Background: an optimization exercise with open tools, aiming at small area. Do not read the settings as production practice. Only simulation tests tie the RTL to the original design; equivalence was not proved. Power figures rest on the tool's default switching activity, not on a simulated workload.

$ cat flow/run.sh
#!/bin/bash
# synth_recipe.tcl (not shown) runs the flow's synth.tcl, then flattens the netlist and writes it again
# the make line also repeats each setting of config.mk as NAME=value (left out here)
make -C /OpenROAD-flow-scripts/flow DESIGN_CONFIG=/design/flow/config.mk WORK_HOME=/design/flow/orfs CLKGATE_MAP_FILE= SYNTH_SCRIPT=/design/flow/synth_recipe.tcl finish
$ cat flow/config.mk
export PLATFORM = sky130hd
export DESIGN_NAME = dbg_guv
export DESIGN_NICKNAME = dbg_guv
export VERILOG_FILES = /design/flow/design.v
export SDC_FILE = /design/flow/constraint.sdc
export NUM_CORES = 4
export LEC_CHECK = 0
export CAP_MARGIN = 20
export CORE_AREA = 10 10 310 310
export DIE_AREA = 0 0 320 320
export SLEW_MARGIN = 20
$ cat flow/constraint.sdc
create_clock -name core_clock -period 5.0 [get_ports {clk}]
set_input_delay 1.0000 -clock core_clock [delete_from_list [all_inputs] [get_ports {clk}]]
set_output_delay 1.0000 -clock core_clock [all_outputs]
set_load 0.01 [all_outputs]
$ cat flow/design.v
`timescale 1ns / 1ps
module axis_governor #(
    parameter DATA_WIDTH = 64,
    parameter DEST_WIDTH = 16,
    parameter ID_WIDTH = 16
) (    
    input wire clk,
    input wire [DATA_WIDTH-1:0] in_TDATA,
    input wire in_TVALID,
    output wire in_TREADY,
    input wire [DEST_WIDTH -1:0] in_TDEST,
    input wire [DATA_WIDTH-1:0] inj_TDATA,
    input wire inj_TVALID,
    output wire inj_TREADY,
    input wire [DEST_WIDTH -1:0] inj_TDEST,
    output wire [DATA_WIDTH-1:0] out_TDATA,
    output wire out_TVALID,
    input wire out_TREADY,
    output wire [DEST_WIDTH -1:0] out_TDEST,
    output wire [DATA_WIDTH-1:0] log_TDATA,
    output wire log_TVALID,
    input wire log_TREADY,
    output wire [DEST_WIDTH -1:0] log_TDEST,
    input wire pause,
    input wire drop,
    input wire log_en
);    
    axis_governor_glue_log glue(
        .in_vld(in_TVALID),
        .out_rdy(out_TREADY),
        .log_en(log_en),
        .log_rdy(log_TREADY),
        .inj_vld(inj_TVALID),
        .pause(pause),
        .drop(drop),
        .in_rdy(in_TREADY),
        .out_vld(out_TVALID),
        .log_vld(log_TVALID),
        .inj_rdy(inj_TREADY)
    );
    assign out_TDATA = inj_TVALID ? inj_TDATA : in_TDATA;
    assign out_TDEST = inj_TVALID ? inj_TDEST : in_TDEST;
    assign log_TDATA = in_TDATA;
    assign log_TDEST = in_TDEST;
endmodule
module axis_governor_glue_log (
    input wire in_vld, 
    input wire out_rdy, 
    input wire log_en,
    input wire log_rdy,
    input wire inj_vld,
    input wire pause,
    input wire drop,
    output wire in_rdy,
    output wire out_vld,
    output wire log_vld,
    output wire inj_rdy
);
    assign in_rdy = ~pause && (log_rdy || ~log_en) && (drop || (~inj_vld && out_rdy));
    assign out_vld = inj_vld || (in_vld && ~drop && ~pause && (~log_en || log_rdy));
    assign log_vld = log_en && ~pause && in_vld && (drop || (~inj_vld && out_rdy));
    assign inj_rdy = out_rdy;
endmodule
`timescale 1ns / 1ps
module control_FSM(
    input logic clk,
    input logic rst,
    input wire [31:0] cmd_in_TDATA, 
    input logic cmd_in_TVALID, 
    output logic cmd_in_TREADY, 
    input wire done_START, 
    input wire done_DROP, 
    input wire done_INJECT, 
    input wire done_WAIT, 
    input wire done_LOG, 
    input wire done_PAUSE, 
    input wire done_DONE_DROP, 
    input wire done_DONE_LOG, 
    input wire done_DONE_INJECT, 
    input wire done_DONE_PAUSE, 
    input wire done_WAIT_NEXT,
    input wire done_UNPAUSE,
    input wire done_QUIT_DROP,
    input wire done_UNLOG,
    output wire [10:0] curr_state,
    output wire master_inject_resp,
    output wire master_inject_rdata,
    output wire newFlit,
    output logic [10:0] state_next_o,
    output logic [31:0] data_o
);
    localparam START = 6'd0;
    localparam DROP = 6'd1; 
    localparam INJECT = 6'd2; 
    localparam WAIT = 6'd3;
    localparam LOG= 6'd4;
    localparam PAUSE = 6'd5;
    localparam DONE_DROP = 6'd6;
    localparam DONE_LOG = 6'd7;
    localparam DONE_INJECT = 6'd8;
    localparam DONE_PAUSE = 6'd9;
    localparam WAIT_NEXT = 6'd10;   
    localparam UNPAUSE = 6'd11;
    localparam QUIT_DROP = 6'd12;
    localparam UNLOG = 6'd13;
    logic [10:0] state_next;  
    logic [10:0] state;
    assign data_o = cmd_in_TDATA;
    assign state_next_o = state_next;
    assign master_inject_resp = cmd_in_TDATA[4];  
    assign master_inject_rdata = 0;  
    assign curr_state = state;
    assign newFlit = cmd_in_TREADY && cmd_in_TVALID;
    always@(posedge clk or posedge rst) begin 
        if(rst) 
            state <= START;
        else 
            state <= state_next;
    end
    always_comb begin
        case (state)
            START: begin
                cmd_in_TREADY = 1;  
                if(cmd_in_TREADY && cmd_in_TVALID) begin
                    if(((cmd_in_TDATA[1] && !cmd_in_TDATA[0]) || (cmd_in_TDATA[2] && !cmd_in_TDATA[0])) && done_START)
                        state_next = PAUSE;  
                    else if(cmd_in_TDATA[3] && cmd_in_TDATA[0] && done_START)
                        state_next = QUIT_DROP;
                    else if((cmd_in_TDATA[3] || cmd_in_TDATA[4]) && done_START)
                        state_next = DROP;  
                    else if((cmd_in_TDATA[5] || cmd_in_TDATA[6]) && done_START)
                        state_next = WAIT_NEXT; 
                    else if(cmd_in_TDATA[12] && done_START)
                        state_next = INJECT;   
                    else if(((cmd_in_TDATA[7] && !cmd_in_TDATA[0]) || (cmd_in_TDATA[8] && !cmd_in_TDATA[0]) || (cmd_in_TDATA[9] && !cmd_in_TDATA[0]) || (cmd_in_TDATA[10] && !cmd_in_TDATA[0]) || (cmd_in_TDATA[11] && !cmd_in_TDATA[0])) && done_START)
                        state_next = LOG;  
                    else if(((cmd_in_TDATA[7] && cmd_in_TDATA[0]) || (cmd_in_TDATA[8] && cmd_in_TDATA[0]) || (cmd_in_TDATA[9] && cmd_in_TDATA[0]) || (cmd_in_TDATA[10] && cmd_in_TDATA[0]) || (cmd_in_TDATA[11] && cmd_in_TDATA[0])) && done_START)
                        state_next = UNLOG;  
                    else if((cmd_in_TDATA[1] && cmd_in_TDATA[0]) || (cmd_in_TDATA[2] && cmd_in_TDATA[0]) && done_START)
                        state_next = UNPAUSE;  
                    else
                        state_next = START;
                end
                else 
                    state_next = START;
            end
            DROP: begin
                if(cmd_in_TDATA[3] && done_DROP) 
                    state_next = DONE_DROP;  
                else if(cmd_in_TDATA[4] && done_DROP) 
                    state_next = INJECT;  
                else if(cmd_in_TDATA[6] && done_DROP)
                    state_next = INJECT;  
                else
                    state_next = DROP;
                cmd_in_TREADY = 0;
            end
            QUIT_DROP: begin
                state_next = START;
                cmd_in_TREADY = 0;
            end
            INJECT: begin
                if(cmd_in_TDATA[3] && done_INJECT) 
                    state_next = WAIT;  
                else if(cmd_in_TDATA[4] && done_INJECT) 
                    state_next = DROP;  
                else if(cmd_in_TDATA[5] && done_INJECT) 
                    state_next = WAIT;  
                else if(cmd_in_TDATA[6] && done_INJECT) 
                    state_next = WAIT;  
                else if(cmd_in_TDATA[12] && done_INJECT) 
                    state_next = WAIT;  
                else 
                    state_next = INJECT;      
                cmd_in_TREADY = 0;
            end
            WAIT: begin
                if((cmd_in_TDATA[3] || cmd_in_TDATA[4]) && done_WAIT)
                    state_next = DONE_DROP;  
                else if((cmd_in_TDATA[5] || cmd_in_TDATA[12]) && done_WAIT)
                    state_next = DONE_INJECT; 
                else if(cmd_in_TDATA[6] && done_WAIT)
                    state_next = DONE_INJECT;  
                else
                    state_next = WAIT;
                cmd_in_TREADY = 0;
            end
            WAIT_NEXT: begin
                if(cmd_in_TDATA[6] && done_WAIT_NEXT)
                    state_next = DROP;  
                else if(cmd_in_TDATA[5] && done_WAIT_NEXT)
                    state_next = INJECT;  
                else
                    state_next = WAIT_NEXT;
                cmd_in_TREADY = 0;
            end
            LOG: begin
                if(done_LOG)
                    state_next = WAIT;
                else
                    state_next = LOG;
                cmd_in_TREADY = 0;
            end
            UNLOG: begin
                if(done_UNLOG)
                    state_next = START;
                else
                    state_next = UNLOG;
                cmd_in_TREADY = 0;
            end
            PAUSE: begin
                if(done_PAUSE)
                    state_next = DONE_PAUSE;
                else
                    state_next = PAUSE;
                cmd_in_TREADY = 0;
            end
            UNPAUSE: begin
                if(done_UNPAUSE)
                    state_next = START;
                else
                    state_next = UNPAUSE;
                cmd_in_TREADY = 0;
            end 
            DONE_DROP: begin
                if(done_DONE_DROP) 
                    state_next = START;
                else
                    state_next = DONE_DROP;
                cmd_in_TREADY = 0;
            end
            DONE_LOG: begin
                if(done_DONE_LOG) 
                    state_next = START;
                else
                    state_next = DONE_LOG;
                cmd_in_TREADY = 0;
            end
            DONE_INJECT: begin
                if(done_DONE_INJECT) 
                    state_next = START;
                else
                    state_next = DONE_INJECT;
                cmd_in_TREADY = 0;
            end
            DONE_PAUSE: begin
                if(done_DONE_PAUSE) 
                    state_next = START;
                else
                    state_next = DONE_PAUSE;
                cmd_in_TREADY = 0;
            end
            default: begin
                cmd_in_TREADY = 0;
                state_next = START;
            end
        endcase
    end 
endmodule
`timescale 1ns / 1ps
module datapath # (
    parameter DATA_WIDTH = 64,
    parameter DEST_WIDTH = 16, 
    parameter ID_WIDTH = 16
) (
    input logic clk,
    input logic rst,
    input [10:0] state_current,
    input wire master_inject_enable_resp,
    input wire master_inject_enable_rdata,
    input wire [31:0] cmd_in_TDATA,
    input wire [DATA_WIDTH-1:0] din_TDATA_rdata,
    input wire [DEST_WIDTH -1:0] din_TDEST_rdata,
    input wire din_TVALID_rdata,
    output wire din_TREADY_rdata,
    output wire [DATA_WIDTH-1:0] din_TDATA_wdata,
    output wire din_TVALID_wdata,
    input wire din_TREADY_wdata,
    output wire [DATA_WIDTH-1:0] din_TDATA_raddr,
    output wire din_TVALID_raddr,
    input wire din_TREADY_raddr,
    output wire [DATA_WIDTH-1:0] din_TDATA_awaddr,
    output wire din_TVALID_awaddr,
    input wire din_TREADY_awaddr,
    input wire [DATA_WIDTH-1:0] din_TDATA_resp,
    input wire din_TVALID_resp,
    output wire din_TREADY_resp,
    output wire [DATA_WIDTH-1:0] dout_TDATA_rdata,
    output wire [DEST_WIDTH -1:0] dout_TDEST_rdata,
    output wire dout_TVALID_rdata,
    input wire dout_TREADY_rdata,
    input wire [DATA_WIDTH-1:0] dout_TDATA_wdata,
    input wire dout_TVALID_wdata,
    output wire dout_TREADY_wdata,
    input wire [DATA_WIDTH-1:0] dout_TDATA_raddr,
    input wire dout_TVALID_raddr,
    output wire dout_TREADY_raddr,
    input wire [DATA_WIDTH-1:0] dout_TDATA_awaddr,
    input wire dout_TVALID_awaddr,
    output wire dout_TREADY_awaddr,
    output wire [DATA_WIDTH-1:0] dout_TDATA_resp,
    output wire dout_TVALID_resp,
    input wire dout_TREADY_resp,
    output logic done_START,
    output logic done_DROP,
    output logic done_INJECT,
    output logic done_WAIT,
    output logic done_LOG,
    output logic done_PAUSE,
    output logic done_DONE_DROP,
    output logic done_DONE_LOG,
    output logic done_DONE_INJECT,
    output logic done_DONE_PAUSE,
    output logic done_WAIT_NEXT,
    output logic done_UNPAUSE,
    output logic done_QUIT_DROP,
    output logic done_UNLOG,
    input wire newFlit,
    output wire [DATA_WIDTH-1:0] log_TDATA_rdata_o,
    output wire log_TVALID_rdata_o,
    input wire log_TREADY_rdata_i,
    output wire [DEST_WIDTH -1:0] log_TDEST_rdata_o,
    output wire [DATA_WIDTH-1:0] log_TDATA_wdata_o,
    output wire log_TVALID_wdata_o,
    input wire log_TREADY_wdata_i,
    output wire [DATA_WIDTH-1:0] log_TDATA_raddr_o,
    output wire log_TVALID_raddr_o,
    input wire log_TREADY_raddr_i,
    output wire [DATA_WIDTH-1:0] log_TDATA_awaddr_o,
    output wire log_TVALID_awaddr_o,
    input wire log_TREADY_awaddr_i,
    output wire [DATA_WIDTH-1:0] log_TDATA_resp_o,
    output wire log_TVALID_resp_o,
    input wire log_TREADY_resp_i
);   
    wire [DATA_WIDTH-1:0] log_TDATA_rdata;
    wire [DEST_WIDTH -1:0] log_TDEST_rdata;
    wire log_TREADY_rdata; 
    wire log_TVALID_rdata;
    wire inj_TVALID_rdata;
    wire inj_TREADY_rdata;
    logic [DATA_WIDTH -1:0] inj_TDATA_rdata; 
    wire [DEST_WIDTH -1:0] inj_TDEST_rdata = 0;
    wire [DATA_WIDTH-1:0] log_TDATA_wdata;
    wire log_TREADY_wdata;
    wire log_TVALID_wdata;
    wire inj_TVALID_wdata;
    wire inj_TREADY_wdata;
    logic [DATA_WIDTH -1:0] inj_TDATA_wdata; 
    wire [DATA_WIDTH-1:0] log_TDATA_raddr;
    wire log_TREADY_raddr;
    wire log_TVALID_raddr;
    wire inj_TVALID_raddr;
    wire inj_TREADY_raddr;
    wire [DATA_WIDTH -1:0] inj_TDATA_raddr = 0; 
    wire [DATA_WIDTH-1:0] log_TDATA_awaddr;
    wire log_TREADY_awaddr;
    wire log_TVALID_awaddr;
    wire inj_TVALID_awaddr;
    wire inj_TREADY_awaddr;
    logic [DATA_WIDTH -1:0] inj_TDATA_awaddr; 
    wire [DATA_WIDTH-1:0] log_TDATA_resp;
    wire log_TREADY_resp;
    wire log_TVALID_resp;
    wire inj_TVALID_resp;
    wire inj_TREADY_resp;
    logic [DATA_WIDTH -1:0] inj_TDATA_resp;
    assign log_TDATA_rdata_o = log_TDATA_rdata;
    assign log_TVALID_rdata_o = 1;
    assign log_TDEST_rdata_o = log_TDEST_rdata;
    assign log_TDATA_wdata_o = log_TDATA_wdata;
    assign log_TVALID_wdata_o = log_TVALID_wdata;
    assign log_TDATA_raddr_o = log_TDATA_raddr;
    assign log_TVALID_raddr_o = log_TVALID_raddr;
    assign log_TDATA_awaddr_o = log_TDATA_awaddr;
    assign log_TVALID_awaddr_o = log_TVALID_awaddr;
    assign log_TDATA_resp_o = log_TDATA_resp;
    assign log_TVALID_resp_o = log_TVALID_resp;
    wire pause;  
    wire drop;
    wire log_en;
    wire pause_wdata;
    wire drop_wdata;
    wire log_en_wdata;
    wire pause_rdata; 
    wire drop_rdata;
    wire log_en_rdata;
    wire pause_raddr; 
    wire drop_raddr;
    wire log_en_raddr;
    wire pause_awaddr; 
    wire drop_awaddr;
    wire log_en_awaddr;
    wire pause_resp; 
    wire drop_resp;
    wire log_en_resp;
    wire inj_success_rdata;
    wire inj_success_wdata;
    wire inj_success_raddr;
    wire inj_success_awaddr;
    wire inj_success_resp;
    wire [DEST_WIDTH -1:0] dout_TDEST_internal_rdata;
    localparam KEEP_WIDTH = DATA_WIDTH/8 -1;
    logic inj_TVALID_rdata_r;
    logic inj_TVALID_wdata_r;
    logic inj_TVALID_resp_r;
    logic inj_TVALID_awaddr_r; 
    logic inj_TVALID_raddr_r;
    logic log_TREADY_r;
    logic pause_enable_rdata; 
    logic log_enable_rdata;
    logic drop_enable_rdata;
    logic pause_enable_wdata; 
    logic log_enable_wdata;
    logic drop_enable_wdata;
    logic pause_enable_raddr; 
    logic log_enable_raddr;
    logic drop_enable_raddr;
    logic pause_enable_awaddr; 
    logic log_enable_awaddr;
    logic drop_enable_awaddr;
    logic pause_enable_resp; 
    logic log_enable_resp;
    logic drop_enable_resp;
    logic [15:0] AWADDR_cnt;
    logic [15:0] ARADDR_cnt;
    assign dout_TDEST_rdata = dout_TDEST_internal_rdata;
    assign inj_success_rdata = inj_TVALID_rdata && inj_TREADY_rdata;  
    assign inj_success_wdata = inj_TVALID_wdata && inj_TREADY_wdata;
    assign inj_success_awaddr = inj_TVALID_awaddr && inj_TREADY_awaddr;
    assign inj_success_raddr = inj_TVALID_raddr && !inj_TREADY_raddr;  
    assign inj_success_resp = inj_TVALID_resp && inj_TREADY_resp;
    assign log_TREADY_rdata = log_TREADY_r;
    assign log_TREADY_wdata = log_TREADY_r;
    assign log_TREADY_raddr = log_TREADY_r;
    assign log_TREADY_awaddr = log_TREADY_r;
    assign log_TREADY_resp = log_TREADY_r;
    assign pause_rdata = pause_enable_rdata;
    assign drop_rdata = drop_enable_rdata;
    assign log_en_rdata = log_enable_rdata;
    assign pause_wdata = pause_enable_wdata;
    assign drop_wdata = drop_enable_wdata;
    assign log_en_wdata = log_enable_wdata;
    assign pause_raddr = pause_enable_raddr;
    assign drop_raddr = drop_enable_raddr;
    assign log_en_raddr = log_enable_raddr;
    assign pause_awaddr = pause_enable_awaddr;
    assign drop_awaddr = drop_enable_awaddr;
    assign log_en_awaddr = log_enable_awaddr;
    assign pause_resp = pause_enable_resp;
    assign drop_resp = drop_enable_resp;
    assign log_en_resp = log_enable_resp;
    assign inj_TVALID_rdata = inj_TVALID_rdata_r;
    assign inj_TVALID_wdata = inj_TVALID_wdata_r;
    assign inj_TVALID_raddr = inj_TVALID_raddr_r;
    assign inj_TVALID_awaddr = inj_TVALID_awaddr_r;
    assign inj_TVALID_resp = inj_TVALID_resp_r;
    localparam START = 6'd0;
    localparam DROP = 6'd1; 
    localparam INJECT = 6'd2; 
    localparam WAIT = 6'd3;
    localparam LOG = 6'd4;
    localparam PAUSE = 6'd5;
    localparam DONE_DROP = 6'd6;
    localparam DONE_INJECT = 6'd8;
    localparam DONE_PAUSE = 6'd9;     
    localparam WAIT_NEXT = 6'd10;   
    localparam UNPAUSE = 6'd11;
    localparam QUIT_DROP = 6'd12;
    localparam UNLOG = 6'd13;
    logic [15:0] ARADDR_cnt_n;
    logic [15:0] AWADDR_cnt_n;
    logic  done_DONE_DROP_n;
    logic  done_DONE_INJECT_n;
    logic  done_DONE_LOG_n;
    logic  done_DONE_PAUSE_n;
    logic  done_DROP_n;
    logic  done_INJECT_n;
    logic  done_LOG_n;
    logic  done_PAUSE_n;
    logic  done_QUIT_DROP_n;
    logic  done_START_n;
    logic  done_UNLOG_n;
    logic  done_UNPAUSE_n;
    logic  done_WAIT_n;
    logic  done_WAIT_NEXT_n;
    logic  drop_enable_awaddr_n;
    logic  drop_enable_raddr_n;
    logic  drop_enable_rdata_n;
    logic  drop_enable_resp_n;
    logic  drop_enable_wdata_n;
    logic [DATA_WIDTH -1:0] inj_TDATA_awaddr_n;
    logic [DATA_WIDTH -1:0] inj_TDATA_rdata_n;
    logic [DATA_WIDTH -1:0] inj_TDATA_resp_n;
    logic [DATA_WIDTH -1:0] inj_TDATA_wdata_n;
    logic  inj_TVALID_awaddr_r_n;
    logic  inj_TVALID_raddr_r_n;
    logic  inj_TVALID_rdata_r_n;
    logic  inj_TVALID_resp_r_n;
    logic  inj_TVALID_wdata_r_n;
    logic  log_TREADY_r_n;
    logic  log_enable_awaddr_n;
    logic  log_enable_raddr_n;
    logic  log_enable_rdata_n;
    logic  log_enable_resp_n;
    logic  log_enable_wdata_n;
    logic  pause_enable_awaddr_n;
    logic  pause_enable_raddr_n;
    logic  pause_enable_rdata_n;
    logic  pause_enable_resp_n;
    logic  pause_enable_wdata_n;
    always_comb begin
        ARADDR_cnt_n = ARADDR_cnt;
        AWADDR_cnt_n = AWADDR_cnt;
        done_DONE_DROP_n = done_DONE_DROP;
        done_DONE_INJECT_n = done_DONE_INJECT;
        done_DONE_LOG_n = done_DONE_LOG;
        done_DONE_PAUSE_n = done_DONE_PAUSE;
        done_DROP_n = done_DROP;
        done_INJECT_n = done_INJECT;
        done_LOG_n = done_LOG;
        done_PAUSE_n = done_PAUSE;
        done_QUIT_DROP_n = done_QUIT_DROP;
        done_START_n = done_START;
        done_UNLOG_n = done_UNLOG;
        done_UNPAUSE_n = done_UNPAUSE;
        done_WAIT_n = done_WAIT;
        done_WAIT_NEXT_n = done_WAIT_NEXT;
        drop_enable_awaddr_n = drop_enable_awaddr;
        drop_enable_raddr_n = drop_enable_raddr;
        drop_enable_rdata_n = drop_enable_rdata;
        drop_enable_resp_n = drop_enable_resp;
        drop_enable_wdata_n = drop_enable_wdata;
        inj_TDATA_awaddr_n = inj_TDATA_awaddr;
        inj_TDATA_rdata_n = inj_TDATA_rdata;
        inj_TDATA_resp_n = inj_TDATA_resp;
        inj_TDATA_wdata_n = inj_TDATA_wdata;
        inj_TVALID_awaddr_r_n = inj_TVALID_awaddr_r;
        inj_TVALID_raddr_r_n = inj_TVALID_raddr_r;
        inj_TVALID_rdata_r_n = inj_TVALID_rdata_r;
        inj_TVALID_resp_r_n = inj_TVALID_resp_r;
        inj_TVALID_wdata_r_n = inj_TVALID_wdata_r;
        log_TREADY_r_n = log_TREADY_r;
        log_enable_awaddr_n = log_enable_awaddr;
        log_enable_raddr_n = log_enable_raddr;
        log_enable_rdata_n = log_enable_rdata;
        log_enable_resp_n = log_enable_resp;
        log_enable_wdata_n = log_enable_wdata;
        pause_enable_awaddr_n = pause_enable_awaddr;
        pause_enable_raddr_n = pause_enable_raddr;
        pause_enable_rdata_n = pause_enable_rdata;
        pause_enable_resp_n = pause_enable_resp;
        pause_enable_wdata_n = pause_enable_wdata;
        if(rst) begin 
            pause_enable_rdata_n = 0; 
            log_enable_rdata_n = 0;
            drop_enable_rdata_n = 0;
            pause_enable_wdata_n = 0; 
            log_enable_wdata_n = 0;
            drop_enable_wdata_n = 0;
            pause_enable_raddr_n = 0; 
            log_enable_raddr_n = 0;
            drop_enable_raddr_n = 0;
            pause_enable_awaddr_n = 0; 
            log_enable_awaddr_n = 0;
            drop_enable_awaddr_n = 0;
            pause_enable_resp_n = 0;  
            log_enable_resp_n = 0;
            drop_enable_resp_n = 0;  
            done_START_n = 0;
            done_DROP_n = 0;
            done_INJECT_n = 0;
            done_WAIT_n = 0;
            done_LOG_n = 0;
            done_PAUSE_n = 0;
            done_UNPAUSE_n = 0;
            done_QUIT_DROP_n = 0;
            done_UNLOG_n = 0;
            done_DONE_DROP_n = 0;
            done_DONE_LOG_n = 0;
            done_DONE_INJECT_n = 0;
            done_DONE_PAUSE_n = 0;
            done_WAIT_NEXT_n = 0;
            inj_TVALID_rdata_r_n = 0;
            inj_TVALID_wdata_r_n = 0;
            inj_TVALID_resp_r_n = 0;
            inj_TVALID_awaddr_r_n = 0;
            inj_TVALID_raddr_r_n = 0;
            log_TREADY_r_n = 0;
            AWADDR_cnt_n = 1;
            ARADDR_cnt_n = 1;
        end else begin
            done_START_n = 0;
            done_DROP_n = 0;
            done_INJECT_n = 0;
            done_WAIT_n = 0;
            done_LOG_n = 0;
            done_PAUSE_n = 0;
            done_DONE_DROP_n = 0;
            done_DONE_LOG_n = 0;
            done_DONE_INJECT_n = 0;
            done_DONE_PAUSE_n = 0;
            done_WAIT_NEXT_n = 0;
            done_UNPAUSE_n = 0;
            done_QUIT_DROP_n = 0;
            done_UNLOG_n = 0;
            case (state_current)
                START: begin
                    done_START_n = 1;
                end
                DROP: begin
                    if(cmd_in_TDATA[3] == 1) begin
                        drop_enable_rdata_n = 1;  
                        done_DROP_n = 1;
                    end
                    else if(cmd_in_TDATA[4] == 1) begin
                        drop_enable_wdata_n = 1;
                        drop_enable_awaddr_n = 1;
                        done_DROP_n = 1;
                    end
                    else if(cmd_in_TDATA[6]) begin
                        drop_enable_resp_n = 1;
                        done_DROP_n = 1;
                    end
                    else
                        done_DROP_n = 0;
                end
                QUIT_DROP: begin
                    drop_enable_rdata_n = 0;
                    drop_enable_wdata_n = 0;
                    drop_enable_awaddr_n = 0;
                    drop_enable_resp_n = 0;
                end
                INJECT: begin
                    if(cmd_in_TDATA[5] || master_inject_enable_rdata) begin
                        inj_TVALID_rdata_r_n = 1;
                        inj_TDATA_rdata_n = cmd_in_TDATA[28:13];  
                        done_INJECT_n = 1;
                    end
                    else if(cmd_in_TDATA[6]) begin  
                        inj_TVALID_awaddr_r_n = 1;
                        inj_TVALID_wdata_r_n = 1;
                        inj_TDATA_wdata_n = cmd_in_TDATA[28:13];  
                        inj_TDATA_awaddr_n = AWADDR_cnt_n;
                        done_INJECT_n = 1;
                    end
                    else if(cmd_in_TDATA[12] || master_inject_enable_resp) begin
                        inj_TVALID_resp_r_n = 1;
                        inj_TDATA_resp_n = 1;  
                        done_INJECT_n = 1;
                    end
                    else
                        done_INJECT_n = 1;
                end
                WAIT: begin
                    if(cmd_in_TDATA[5] || master_inject_enable_rdata) begin  
                        done_WAIT_n = inj_success_rdata;  
                        if(done_WAIT_n) begin
                            inj_TVALID_rdata_r_n = 0;  
                        end
                    end
                    else if(cmd_in_TDATA[6]) begin  
                        done_WAIT_n = inj_success_wdata && inj_success_awaddr;
                        if(done_WAIT_n) begin
                            inj_TVALID_wdata_r_n = 0;  
                            inj_TVALID_awaddr_r_n = 0;
                        end
                    end
                    else if(cmd_in_TDATA[12] || master_inject_enable_resp)  
                        done_WAIT_n = inj_success_resp;
                    else 
                        done_WAIT_n = 0;
                end
                WAIT_NEXT: begin
                    if(cmd_in_TDATA[5]) 
                        done_WAIT_NEXT_n = !(din_TVALID_rdata && dout_TREADY_rdata);  
                    else if(cmd_in_TDATA[6]) 
                        done_WAIT_NEXT_n = !(dout_TVALID_wdata && din_TREADY_wdata);  
                end
                LOG: begin
                    if(cmd_in_TDATA[7]) begin
                        log_enable_rdata_n = 1;
                        log_TREADY_r_n = 1; 
                    end
                    else if(cmd_in_TDATA[8]) begin
                        log_enable_wdata_n = 1;
                        log_TREADY_r_n = 1;
                    end
                    else if(cmd_in_TDATA[9]) begin
                        log_enable_raddr_n = 1;
                        log_TREADY_r_n = 1;
                    end
                    else if(cmd_in_TDATA[10]) begin
                        log_enable_awaddr_n = 1;
                        log_TREADY_r_n = 1;
                    end
                    else if(cmd_in_TDATA[11]) begin
                        log_enable_resp_n = 1;
                        log_TREADY_r_n = 1;
                    end
                    done_LOG_n = 1;
                end
                UNLOG: begin
                    if(cmd_in_TDATA[7] && cmd_in_TDATA[0]) begin
                        log_enable_rdata_n = 0;
                        log_TREADY_r_n = 0; 
                    end
                    else if(cmd_in_TDATA[8] && cmd_in_TDATA[0]) begin
                        log_enable_wdata_n = 0;
                        log_TREADY_r_n = 0;
                    end
                    else if(cmd_in_TDATA[9] && cmd_in_TDATA[0]) begin
                        log_enable_raddr_n = 0;
                        log_TREADY_r_n = 0;
                    end
                    else if(cmd_in_TDATA[10] && cmd_in_TDATA[0]) begin
                        log_enable_awaddr_n = 0;
                        log_TREADY_r_n = 0;
                    end
                    else if(cmd_in_TDATA[11] && cmd_in_TDATA[0]) begin
                        log_enable_resp_n = 0;
                        log_TREADY_r_n = 0;
                    end
                    done_UNLOG_n = 1;
                end
                PAUSE: begin
                    if(cmd_in_TDATA[1]) 
                        pause_enable_rdata_n = 1;
                    else if(cmd_in_TDATA[2]) 
                        pause_enable_wdata_n = 1;
                    done_PAUSE_n = 1;
                end
                UNPAUSE: begin
                    if(cmd_in_TDATA[1] && cmd_in_TDATA[0])
                        pause_enable_rdata_n = 0;
                    else if(cmd_in_TDATA[2] && cmd_in_TDATA[0])
                        pause_enable_wdata_n = 0;
                    done_UNPAUSE_n = 1;
                end
                DONE_DROP: begin
                    drop_enable_wdata_n = 0;
                    drop_enable_resp_n = 0;
                    drop_enable_awaddr_n = 0;
                    inj_TVALID_rdata_r_n = 0;
                    inj_TVALID_resp_r_n = 0;
                    inj_TDATA_rdata_n = 0;
                    inj_TDATA_resp_n = 0;
                    inj_TDATA_wdata_n = 0;
                    done_DONE_DROP_n = 1;
                end
                DONE_INJECT: begin
                    inj_TVALID_rdata_r_n = 0;
                    inj_TVALID_wdata_r_n = 0;
                    inj_TVALID_resp_r_n = 0;
                    inj_TVALID_awaddr_r_n = 0;
                    inj_TVALID_raddr_r_n = 0;
                    AWADDR_cnt_n += 1;
                    ARADDR_cnt_n += 1;
                    drop_enable_resp_n = 0;
                    drop_enable_rdata_n = 0;
                    done_DONE_INJECT_n = 1;
                end
                DONE_PAUSE: begin
                    done_DONE_PAUSE_n = 1;
                end
            endcase
        end 
    end
    always_ff @(posedge clk) begin
        ARADDR_cnt <= ARADDR_cnt_n;
        AWADDR_cnt <= AWADDR_cnt_n;
        done_DONE_DROP <= done_DONE_DROP_n;
        done_DONE_INJECT <= done_DONE_INJECT_n;
        done_DONE_LOG <= done_DONE_LOG_n;
        done_DONE_PAUSE <= done_DONE_PAUSE_n;
        done_DROP <= done_DROP_n;
        done_INJECT <= done_INJECT_n;
        done_LOG <= done_LOG_n;
        done_PAUSE <= done_PAUSE_n;
        done_QUIT_DROP <= done_QUIT_DROP_n;
        done_START <= done_START_n;
        done_UNLOG <= done_UNLOG_n;
        done_UNPAUSE <= done_UNPAUSE_n;
        done_WAIT <= done_WAIT_n;
        done_WAIT_NEXT <= done_WAIT_NEXT_n;
        drop_enable_awaddr <= drop_enable_awaddr_n;
        drop_enable_raddr <= drop_enable_raddr_n;
        drop_enable_rdata <= drop_enable_rdata_n;
        drop_enable_resp <= drop_enable_resp_n;
        drop_enable_wdata <= drop_enable_wdata_n;
        inj_TDATA_awaddr <= inj_TDATA_awaddr_n;
        inj_TDATA_rdata <= inj_TDATA_rdata_n;
        inj_TDATA_resp <= inj_TDATA_resp_n;
        inj_TDATA_wdata <= inj_TDATA_wdata_n;
        inj_TVALID_awaddr_r <= inj_TVALID_awaddr_r_n;
        inj_TVALID_raddr_r <= inj_TVALID_raddr_r_n;
        inj_TVALID_rdata_r <= inj_TVALID_rdata_r_n;
        inj_TVALID_resp_r <= inj_TVALID_resp_r_n;
        inj_TVALID_wdata_r <= inj_TVALID_wdata_r_n;
        log_TREADY_r <= log_TREADY_r_n;
        log_enable_awaddr <= log_enable_awaddr_n;
        log_enable_raddr <= log_enable_raddr_n;
        log_enable_rdata <= log_enable_rdata_n;
        log_enable_resp <= log_enable_resp_n;
        log_enable_wdata <= log_enable_wdata_n;
        pause_enable_awaddr <= pause_enable_awaddr_n;
        pause_enable_raddr <= pause_enable_raddr_n;
        pause_enable_rdata <= pause_enable_rdata_n;
        pause_enable_resp <= pause_enable_resp_n;
        pause_enable_wdata <= pause_enable_wdata_n;
    end
    axis_governor #(
            .DATA_WIDTH(DATA_WIDTH),
            .DEST_WIDTH((DEST_WIDTH < 1 ? 1 : DEST_WIDTH)),
            .ID_WIDTH((ID_WIDTH < 1 ? 1 : ID_WIDTH))
    ) guv_rdata (    
            .clk(clk),
            .in_TDATA(din_TDATA_rdata),
            .in_TVALID(din_TVALID_rdata),
            .in_TREADY(din_TREADY_rdata),
            .in_TDEST(din_TDEST_rdata),
            .inj_TDATA(inj_TDATA_rdata),
            .inj_TVALID(inj_TVALID_rdata),
            .inj_TREADY(inj_TREADY_rdata),
            .inj_TDEST(inj_TDEST_rdata),
            .out_TDATA(dout_TDATA_rdata),
            .out_TVALID(dout_TVALID_rdata),
            .out_TREADY(dout_TREADY_rdata),
            .out_TDEST(dout_TDEST_internal_rdata),
            .log_TDATA(log_TDATA_rdata),
            .log_TVALID(log_TVALID_rdata),
            .log_TREADY(log_TREADY_rdata),
            .log_TDEST(log_TDEST_rdata),
            .pause(pause_rdata),
            .drop(drop_rdata),
            .log_en(log_en_rdata)
        );    
    axis_governor #(
            .DATA_WIDTH(DATA_WIDTH),
            .DEST_WIDTH((DEST_WIDTH < 1 ? 1 : DEST_WIDTH)),
            .ID_WIDTH((ID_WIDTH < 1 ? 1 : ID_WIDTH))
    ) guv_wdata (    
            .clk(clk),
            .in_TDATA(dout_TDATA_wdata),
            .in_TVALID(dout_TVALID_wdata),
            .in_TREADY(dout_TREADY_wdata),
            .in_TDEST(),
            .inj_TDATA(inj_TDATA_wdata),
            .inj_TVALID(inj_TVALID_wdata),
            .inj_TREADY(inj_TREADY_wdata),
            .inj_TDEST(),
            .out_TDATA(din_TDATA_wdata),
            .out_TVALID(din_TVALID_wdata),
            .out_TREADY(din_TREADY_wdata),
            .out_TDEST(),
            .log_TDATA(log_TDATA_wdata),
            .log_TVALID(log_TVALID_wdata),
            .log_TREADY(log_TREADY_wdata),
            .log_TDEST(),
            .pause(pause_wdata),
            .drop(drop_wdata),
            .log_en(log_en_wdata)
        );    
    axis_governor #(
            .DATA_WIDTH(DATA_WIDTH),
            .DEST_WIDTH((DEST_WIDTH < 1 ? 1 : DEST_WIDTH)),
            .ID_WIDTH((ID_WIDTH < 1 ? 1 : ID_WIDTH))
    ) guv_raddr (    
            .clk(clk),
            .in_TDATA(dout_TDATA_raddr),
            .in_TVALID(dout_TVALID_raddr),
            .in_TREADY(dout_TREADY_raddr),
            .in_TDEST(),
            .inj_TDATA(inj_TDATA_raddr),
            .inj_TVALID(inj_TVALID_raddr),
            .inj_TREADY(inj_TREADY_raddr),
            .inj_TDEST(),
            .out_TDATA(din_TDATA_raddr),
            .out_TVALID(din_TVALID_raddr),
            .out_TREADY(din_TREADY_raddr),
            .out_TDEST(),
            .log_TDATA(log_TDATA_raddr),
            .log_TVALID(log_TVALID_raddr),
            .log_TREADY(log_TREADY_raddr),
            .log_TDEST(),
            .pause(pause_raddr),
            .drop(drop_raddr),
            .log_en(log_en_raddr)
        );    
    axis_governor #(
            .DATA_WIDTH(DATA_WIDTH),
            .DEST_WIDTH((DEST_WIDTH < 1 ? 1 : DEST_WIDTH)),
            .ID_WIDTH((ID_WIDTH < 1 ? 1 : ID_WIDTH))
    ) guv_awaddr (    
            .clk(clk),
            .in_TDATA(dout_TDATA_awaddr),
            .in_TVALID(dout_TVALID_awaddr),
            .in_TREADY(dout_TREADY_awaddr),
            .in_TDEST(),
            .inj_TDATA(inj_TDATA_awaddr),
            .inj_TVALID(inj_TVALID_awaddr),
            .inj_TREADY(inj_TREADY_awaddr),
            .inj_TDEST(),
            .out_TDATA(din_TDATA_awaddr),
            .out_TVALID(din_TVALID_awaddr),
            .out_TREADY(din_TREADY_awaddr),
            .out_TDEST(),
            .log_TDATA(log_TDATA_awaddr),
            .log_TVALID(log_TVALID_awaddr),
            .log_TREADY(log_TREADY_awaddr),
            .log_TDEST(),
            .pause(pause_awaddr),
            .drop(drop_awaddr),
            .log_en(log_en_awaddr)
        );    
    axis_governor #(
            .DATA_WIDTH(DATA_WIDTH),
            .DEST_WIDTH((DEST_WIDTH < 1 ? 1 : DEST_WIDTH)),
            .ID_WIDTH((ID_WIDTH < 1 ? 1 : ID_WIDTH))
    ) guv_resp (    
            .clk(clk),
            .in_TDATA(din_TDATA_resp),
            .in_TVALID(din_TVALID_resp),
            .in_TREADY(din_TREADY_resp),
            .in_TDEST(),
            .inj_TDATA(inj_TDATA_resp),
            .inj_TVALID(inj_TVALID_resp),
            .inj_TREADY(inj_TREADY_resp),
            .inj_TDEST(),
            .out_TDATA(dout_TDATA_resp),
            .out_TVALID(dout_TVALID_resp),
            .out_TREADY(dout_TREADY_resp),
            .out_TDEST(),
            .log_TDATA(log_TDATA_resp),
            .log_TVALID(log_TVALID_resp),
            .log_TREADY(log_TREADY_resp),
            .log_TDEST(),
            .pause(pause_resp),
            .drop(drop_resp),
            .log_en(log_en_resp)
        );    
endmodule
`timescale 1ns / 1ps
module dbg_guv # (
    parameter DATA_WIDTH = 64,
    parameter DEST_WIDTH = 16, 
    parameter ID_WIDTH = 16
) (
    input clk,
    input rst,
    input wire [31:0] cmd_in_TDATA,
    input wire cmd_in_TVALID,
    output wire cmd_in_TREADY,
    input wire [DATA_WIDTH-1:0] din_TDATA_rdata,
    input wire [DEST_WIDTH -1:0] din_TDEST_rdata,
    input wire din_TVALID_rdata,
    output wire din_TREADY_rdata,
    output wire [DATA_WIDTH-1:0] din_TDATA_wdata,
    output wire din_TVALID_wdata,
    input wire din_TREADY_wdata,
    output wire [DATA_WIDTH-1:0] din_TDATA_raddr,
    output wire din_TVALID_raddr,
    input wire din_TREADY_raddr,
    output wire [DATA_WIDTH-1:0] din_TDATA_awaddr,
    output wire din_TVALID_awaddr,
    input wire din_TREADY_awaddr,
    input wire [DATA_WIDTH-1:0] din_TDATA_resp,
    input wire din_TVALID_resp,
    output wire din_TREADY_resp,
    output wire [DATA_WIDTH-1:0] dout_TDATA_rdata,
    output wire [DEST_WIDTH -1:0] dout_TDEST_rdata,
    output wire dout_TVALID_rdata,
    input wire dout_TREADY_rdata,
    input wire [DATA_WIDTH-1:0] dout_TDATA_wdata,
    input wire dout_TVALID_wdata,
    output wire dout_TREADY_wdata,
    input wire [DATA_WIDTH-1:0] dout_TDATA_raddr,
    input wire dout_TVALID_raddr,
    output wire dout_TREADY_raddr,
    input wire [DATA_WIDTH-1:0] dout_TDATA_awaddr,
    input wire dout_TVALID_awaddr,
    output wire dout_TREADY_awaddr,
    output wire [DATA_WIDTH-1:0] dout_TDATA_resp,
    output wire dout_TVALID_resp,
    input wire dout_TREADY_resp,
    output wire [DATA_WIDTH-1:0] log_TDATA_rdata_o,
    output wire log_TVALID_rdata_o,
    input wire log_TREADY_rdata_i,
    output wire [DEST_WIDTH -1:0] log_TDEST_rdata_o,
    output wire [DATA_WIDTH-1:0] log_TDATA_wdata_o,
    output wire log_TVALID_wdata_o,
    input wire log_TREADY_wdata_i,
    output wire [DATA_WIDTH-1:0] log_TDATA_raddr_o,
    output wire log_TVALID_raddr_o,
    input wire log_TREADY_raddr_i,
    output wire [DATA_WIDTH-1:0] log_TDATA_awaddr_o,
    output wire log_TVALID_awaddr_o,
    input wire log_TREADY_awaddr_i,
    output wire [DATA_WIDTH-1:0] log_TDATA_resp_o,
    output wire log_TVALID_resp_o,
    input wire log_TREADY_resp_i
);
    wire done_START;
    wire done_DROP;
    wire done_INJECT; 
    wire done_WAIT;
    wire done_LOG;
    wire done_PAUSE; 
    wire done_DONE_DROP; 
    wire done_DONE_LOG; 
    wire done_DONE_INJECT; 
    wire done_DONE_PAUSE;
    wire done_WAIT_NEXT;
    wire done_UNPAUSE;
    wire done_QUIT_DROP;
    wire done_UNLOG;
    wire newFlit;
    wire [10:0] curr_state;
    wire master_inject_enable_resp;
    wire master_inject_enable_rdata;
    wire [10:0] next_state;
    wire [31:0] cmd_i;
    control_FSM U2(
        clk,
        rst,
        cmd_in_TDATA,
        cmd_in_TVALID,
        cmd_in_TREADY,
        done_START, 
        done_DROP, 
        done_INJECT, 
        done_WAIT, 
        done_LOG, 
        done_PAUSE, 
        done_DONE_DROP, 
        done_DONE_LOG, 
        done_DONE_INJECT, 
        done_DONE_PAUSE,
        done_WAIT_NEXT,
        done_UNPAUSE,
        done_QUIT_DROP,
        done_UNLOG,
        curr_state,
        master_inject_enable_resp,
        master_inject_enable_rdata,
        newFlit,
        next_state,
        cmd_i
    );
    datapath U1 (
        clk,
        rst,
        curr_state,
        master_inject_enable_resp,
        master_inject_enable_rdata,
        cmd_in_TDATA,
        din_TDATA_rdata,
        din_TDEST_rdata,
        din_TVALID_rdata,
        din_TREADY_rdata,
        din_TDATA_wdata,
        din_TVALID_wdata,
        din_TREADY_wdata,
        din_TDATA_raddr,
        din_TVALID_raddr,
        din_TREADY_raddr,
        din_TDATA_awaddr,
        din_TVALID_awaddr,
        din_TREADY_awaddr,
        din_TDATA_resp,
        din_TVALID_resp,
        din_TREADY_resp,
        dout_TDATA_rdata,
        dout_TDEST_rdata,
        dout_TVALID_rdata,
        dout_TREADY_rdata,
        dout_TDATA_wdata,
        dout_TVALID_wdata,
        dout_TREADY_wdata,
        dout_TDATA_raddr,
        dout_TVALID_raddr,
        dout_TREADY_raddr,
        dout_TDATA_awaddr,
        dout_TVALID_awaddr,
        dout_TREADY_awaddr,
        dout_TDATA_resp,
        dout_TVALID_resp,
        dout_TREADY_resp,
        done_START,
        done_DROP,
        done_INJECT,
        done_WAIT,
        done_LOG,
        done_PAUSE,
        done_DONE_DROP,
        done_DONE_LOG,
        done_DONE_INJECT,
        done_DONE_PAUSE,
        done_WAIT_NEXT,
        done_UNPAUSE,
        done_QUIT_DROP,
        done_UNLOG,
        newFlit,
        log_TDATA_rdata_o,
        log_TVALID_rdata_o,
        log_TREADY_rdata_i,
        log_TDEST_rdata_o,
        log_TDATA_wdata_o,
        log_TVALID_wdata_o,
        log_TREADY_wdata_i,
        log_TDATA_raddr_o,
        log_TVALID_raddr_o,
        log_TREADY_raddr_i,
        log_TDATA_awaddr_o,
        log_TVALID_awaddr_o,
        log_TREADY_awaddr_i,
        log_TDATA_resp_o,
        log_TVALID_resp_o,
        log_TREADY_resp_i
    );
endmodule
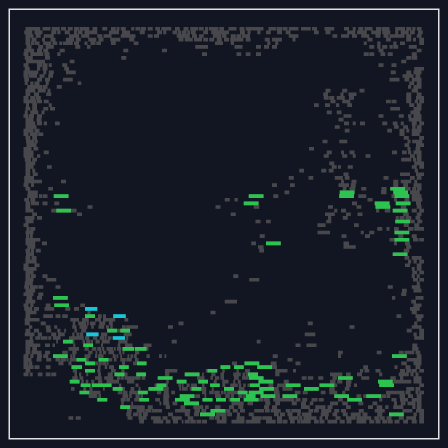
(images/by_instance.png)
Other cells in grey.
Key: U2 = cyan [flops 4, where lower left]; U1 = green [flops 91]
Non-Filler Instances: 2,741
die area: 102,400 µm²

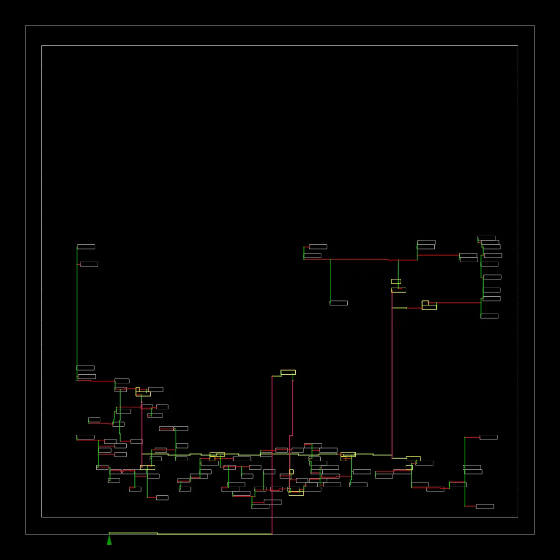
(images/clocks.png)
CTS Buf Count: 9
Clock Latency Late Sink: 0.39 ns

==> reports/summary.txt <==
status - no timing/DRC/antenna violations
Critical Path RT - 4.00 ns
post-route core utilization - 0.1892
die height - 320 µm
max-cap check violation count - 0
Synth Area in Simple Gates - 0.2603
startpoint types - input pin
drt initial violations - 615
Sw Ratio - 0.4244
Mapped Nets - 1,506
PostCTS Resize Cnt - 0
hold_ws - 0.4685 ns
Routed Antenna Nets - 0
vias in the first global route - 9,658
multiplexer area fraction after synthesis - 0.05991
RSZ-0062 raised after global routing - false
FF/Latch Area - 2421 µm²
tap cells - 1,165
Final Power - 0.004710 W
Synth Warn # - 2
routed wire length - 97,350 µm
Post-Place Worst Slack - 1.337 ns
main combinational cell family by area after synthesis - buffers and inverters
relative slew slack - 0.2916
count of final max-slew check failures - 0
r2r startpoint - U2.state[1]$_DFF_PP0_
Synth Instances - 1,119
Static Leak - 5.790 nW
sequential share of power - 0.235
Inst Count DP - 2,717
IO Pins - 1,074
worst-margin pin slew - 1.060 ns
bufs w/o clock - 886
Compound-Gate Fraction of Synth Area - 0.06378
Top class by area - non-clock buffers
vias per cell - 3.491
Syn Area/Cell - 8.379 µm²
pwr/cell area - 280.5 nW/µm²
Post-CTS Setup Inserts - 0
Worst path slowest cell - clkdlybuf4s50_1
Placer Congestion - 0.9178
Top pwr grp - combinational logic
Yosys reg bits - 95
clock group power - 0.000731 W
hold path endpoint - U1.inj_TDATA_awaddr[15]$_DFFE_PP_
first-pass GRT wire length - 118,700 µm
CTS clk-pin slew, worst paths - 0.07 ns
Antenna Cells - 8
multi-input logic portion of the cell area - 0.2219
CP most frequent cell - clkdlybuf4s50_1
NumNets Final - 1,950
clock buffer count - 9
Area growth syn-to-layout - 79.12%
inverter count - 11
top cells by area, synth - buf_4 32%, nor2b_1 16%, edfxtp_1 16%, dfxtp_1 9.0%, mux2_2 5.9%
WS Path Type - input pin to output pin
CTS root buf - clkbuf_16
Non-clock buffer share - 0.5260
number of flops mapped to enable cells by yosys - 49
Worst Path Arrival - 2.60 ns
period utilization - 0.7191
die width - 320 µm
CP Cell Sequence - clkdlybuf4s50_1 > nand2b_1 > o21ai_0 > clkdlybuf4s50_1
Synth top area share - 0.3219
cell taking the most area after synthesis - buf_4
Seq area share - 0.1442
CP max FO - 2
Mapped Area - 9376 µm²
number of remaining DRC errors - 0
CTS tree - done
Final clock-cell share - 0.01751
post-route setup TNS - 0 ns
asr flop ratio synth - 0.04211
HPWL after DPL - 88,500 µm
# port buffers - 872
Yosys cell types - 69
Logic pwr share - 0.610
initial antenna violation count - 25
multi-input gates - 560
post-synthesis sequential area ratio - 0.2573
reg-to-reg endpoint - U1.inj_TDATA_rdata[4]$_DFFE_PP_
wire length per cell - 35.52 µm
CTS Hold Buffers Added - 0
Post-Synth XOR/XNOR Area - 0.009341
Core Area - 88,780 µm²
htree depth - 3
Hold Crit Depth - 0
Tmin final - 3.596 ns
Post-Synth Adder-Cell Area - 0.001334
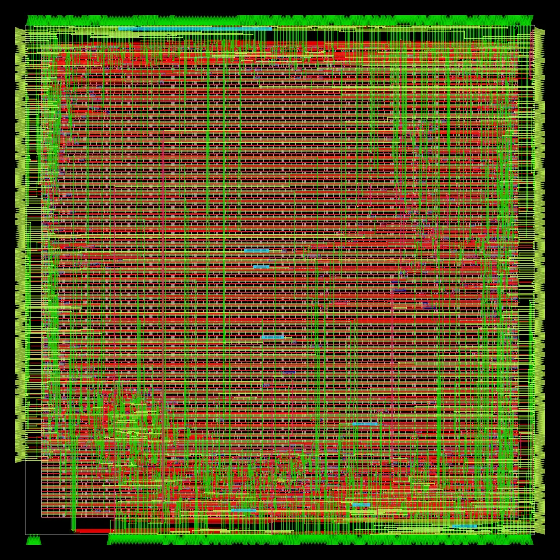
(images/routing.png)
Global Route Usage Sum: 0.1794
vias: 9,569

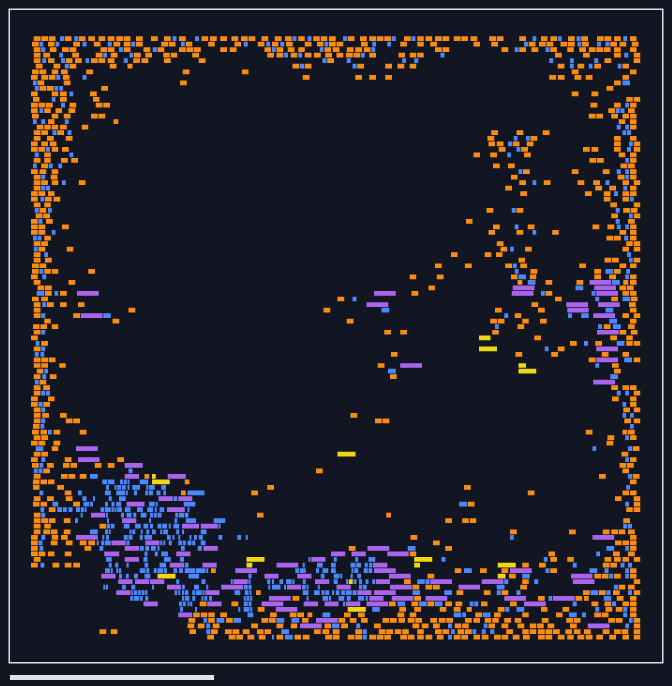
(images/placement_by_type.png)
Bar = 100 µm.
Key: combinational and other logic = blue [cells 571]; sequential cells = purple [cells 95]; clock drivers and dummy loads = yellow [cells 16]; remaining buffers and delay cells = orange [cells 886]
final instance area: 16,790 µm²
site row count: 109

[layer usage]
metal,global-route usage,wire (µm)
met1,0.2095,38980
met2,0.2730,42100
met3,0.1197,14580
met4,0.02877,1512
met5,0.006616,179
[synth_stat cells, drive strengths merged, types with 15 or more instances]
library cell	count
clkbuf	41
dfxtp	42
o21ai	19
mux2	49
edfxtp	49
nand3	15
nand2	33
buf	412
a21oi	32
and2	23
nor2	31
nor2b	238
[cell usage in the layout, fill, tap and decap left out, types with 8 or more instances in the layout]
cell type,n
clkdlybuf4s50_1,872
o21ai_0,13
and3_1,10
dfxtp_1,39
clkbuf_16,9
inv_1,11
a21oi_1,30
nand3_1,15
diode_2,8
mux2_2,49
edfxtp_1,49
and2_1,23
nand2_1,33
nor2_1,31
nor3_1,10
nor2b_1,238
buf_4,14
nand4_1,10
[flip-flops by register name, summed over array words and instances, names as in the netlist, 4 cells and up]
name / cells
U1.AWADDR_cnt: 16
U1.inj_TDATA_awaddr: 16
U1.inj_TDATA_rdata: 16
U1.inj_TDATA_wdata: 16
U2.state: 4
[critical path: cells and delay by family]
kind	cells	cell delay (ns)
simple gates	1	0.07
compound gates	1	0.28
buf+inv	2	1.25

what the ideal ports hide:
No port has a modelled driver above. Below, the same layout with a new extraction and two added sets of constraints.
Step 1 (the two cells are an assumption about what drives the block):
set clk [get_ports {clk}]
set_driving_cell -lib_cell sky130_fd_sc_hd__clkbuf_16 $clk
set_driving_cell -lib_cell sky130_fd_sc_hd__buf_2 [delete_from_list [all_inputs] $clk]
Step 2 also shifts input and output timing later by t, the mid clock arrival at the registers, as if the neighbouring blocks saw the same clock.
Slacks: ideal / step 1 / step 2; pairs: ideal / step 1.
t (ns): 0.437
setup WS [ns]: 1.404 / 1.159 / 1.159
worst slew at a driven data input, ns: 0.37
After both steps setup and hold are still met in this run. The setup slack of this run moves by -0.245 ns with the drivers and by -0.245 ns with both steps.
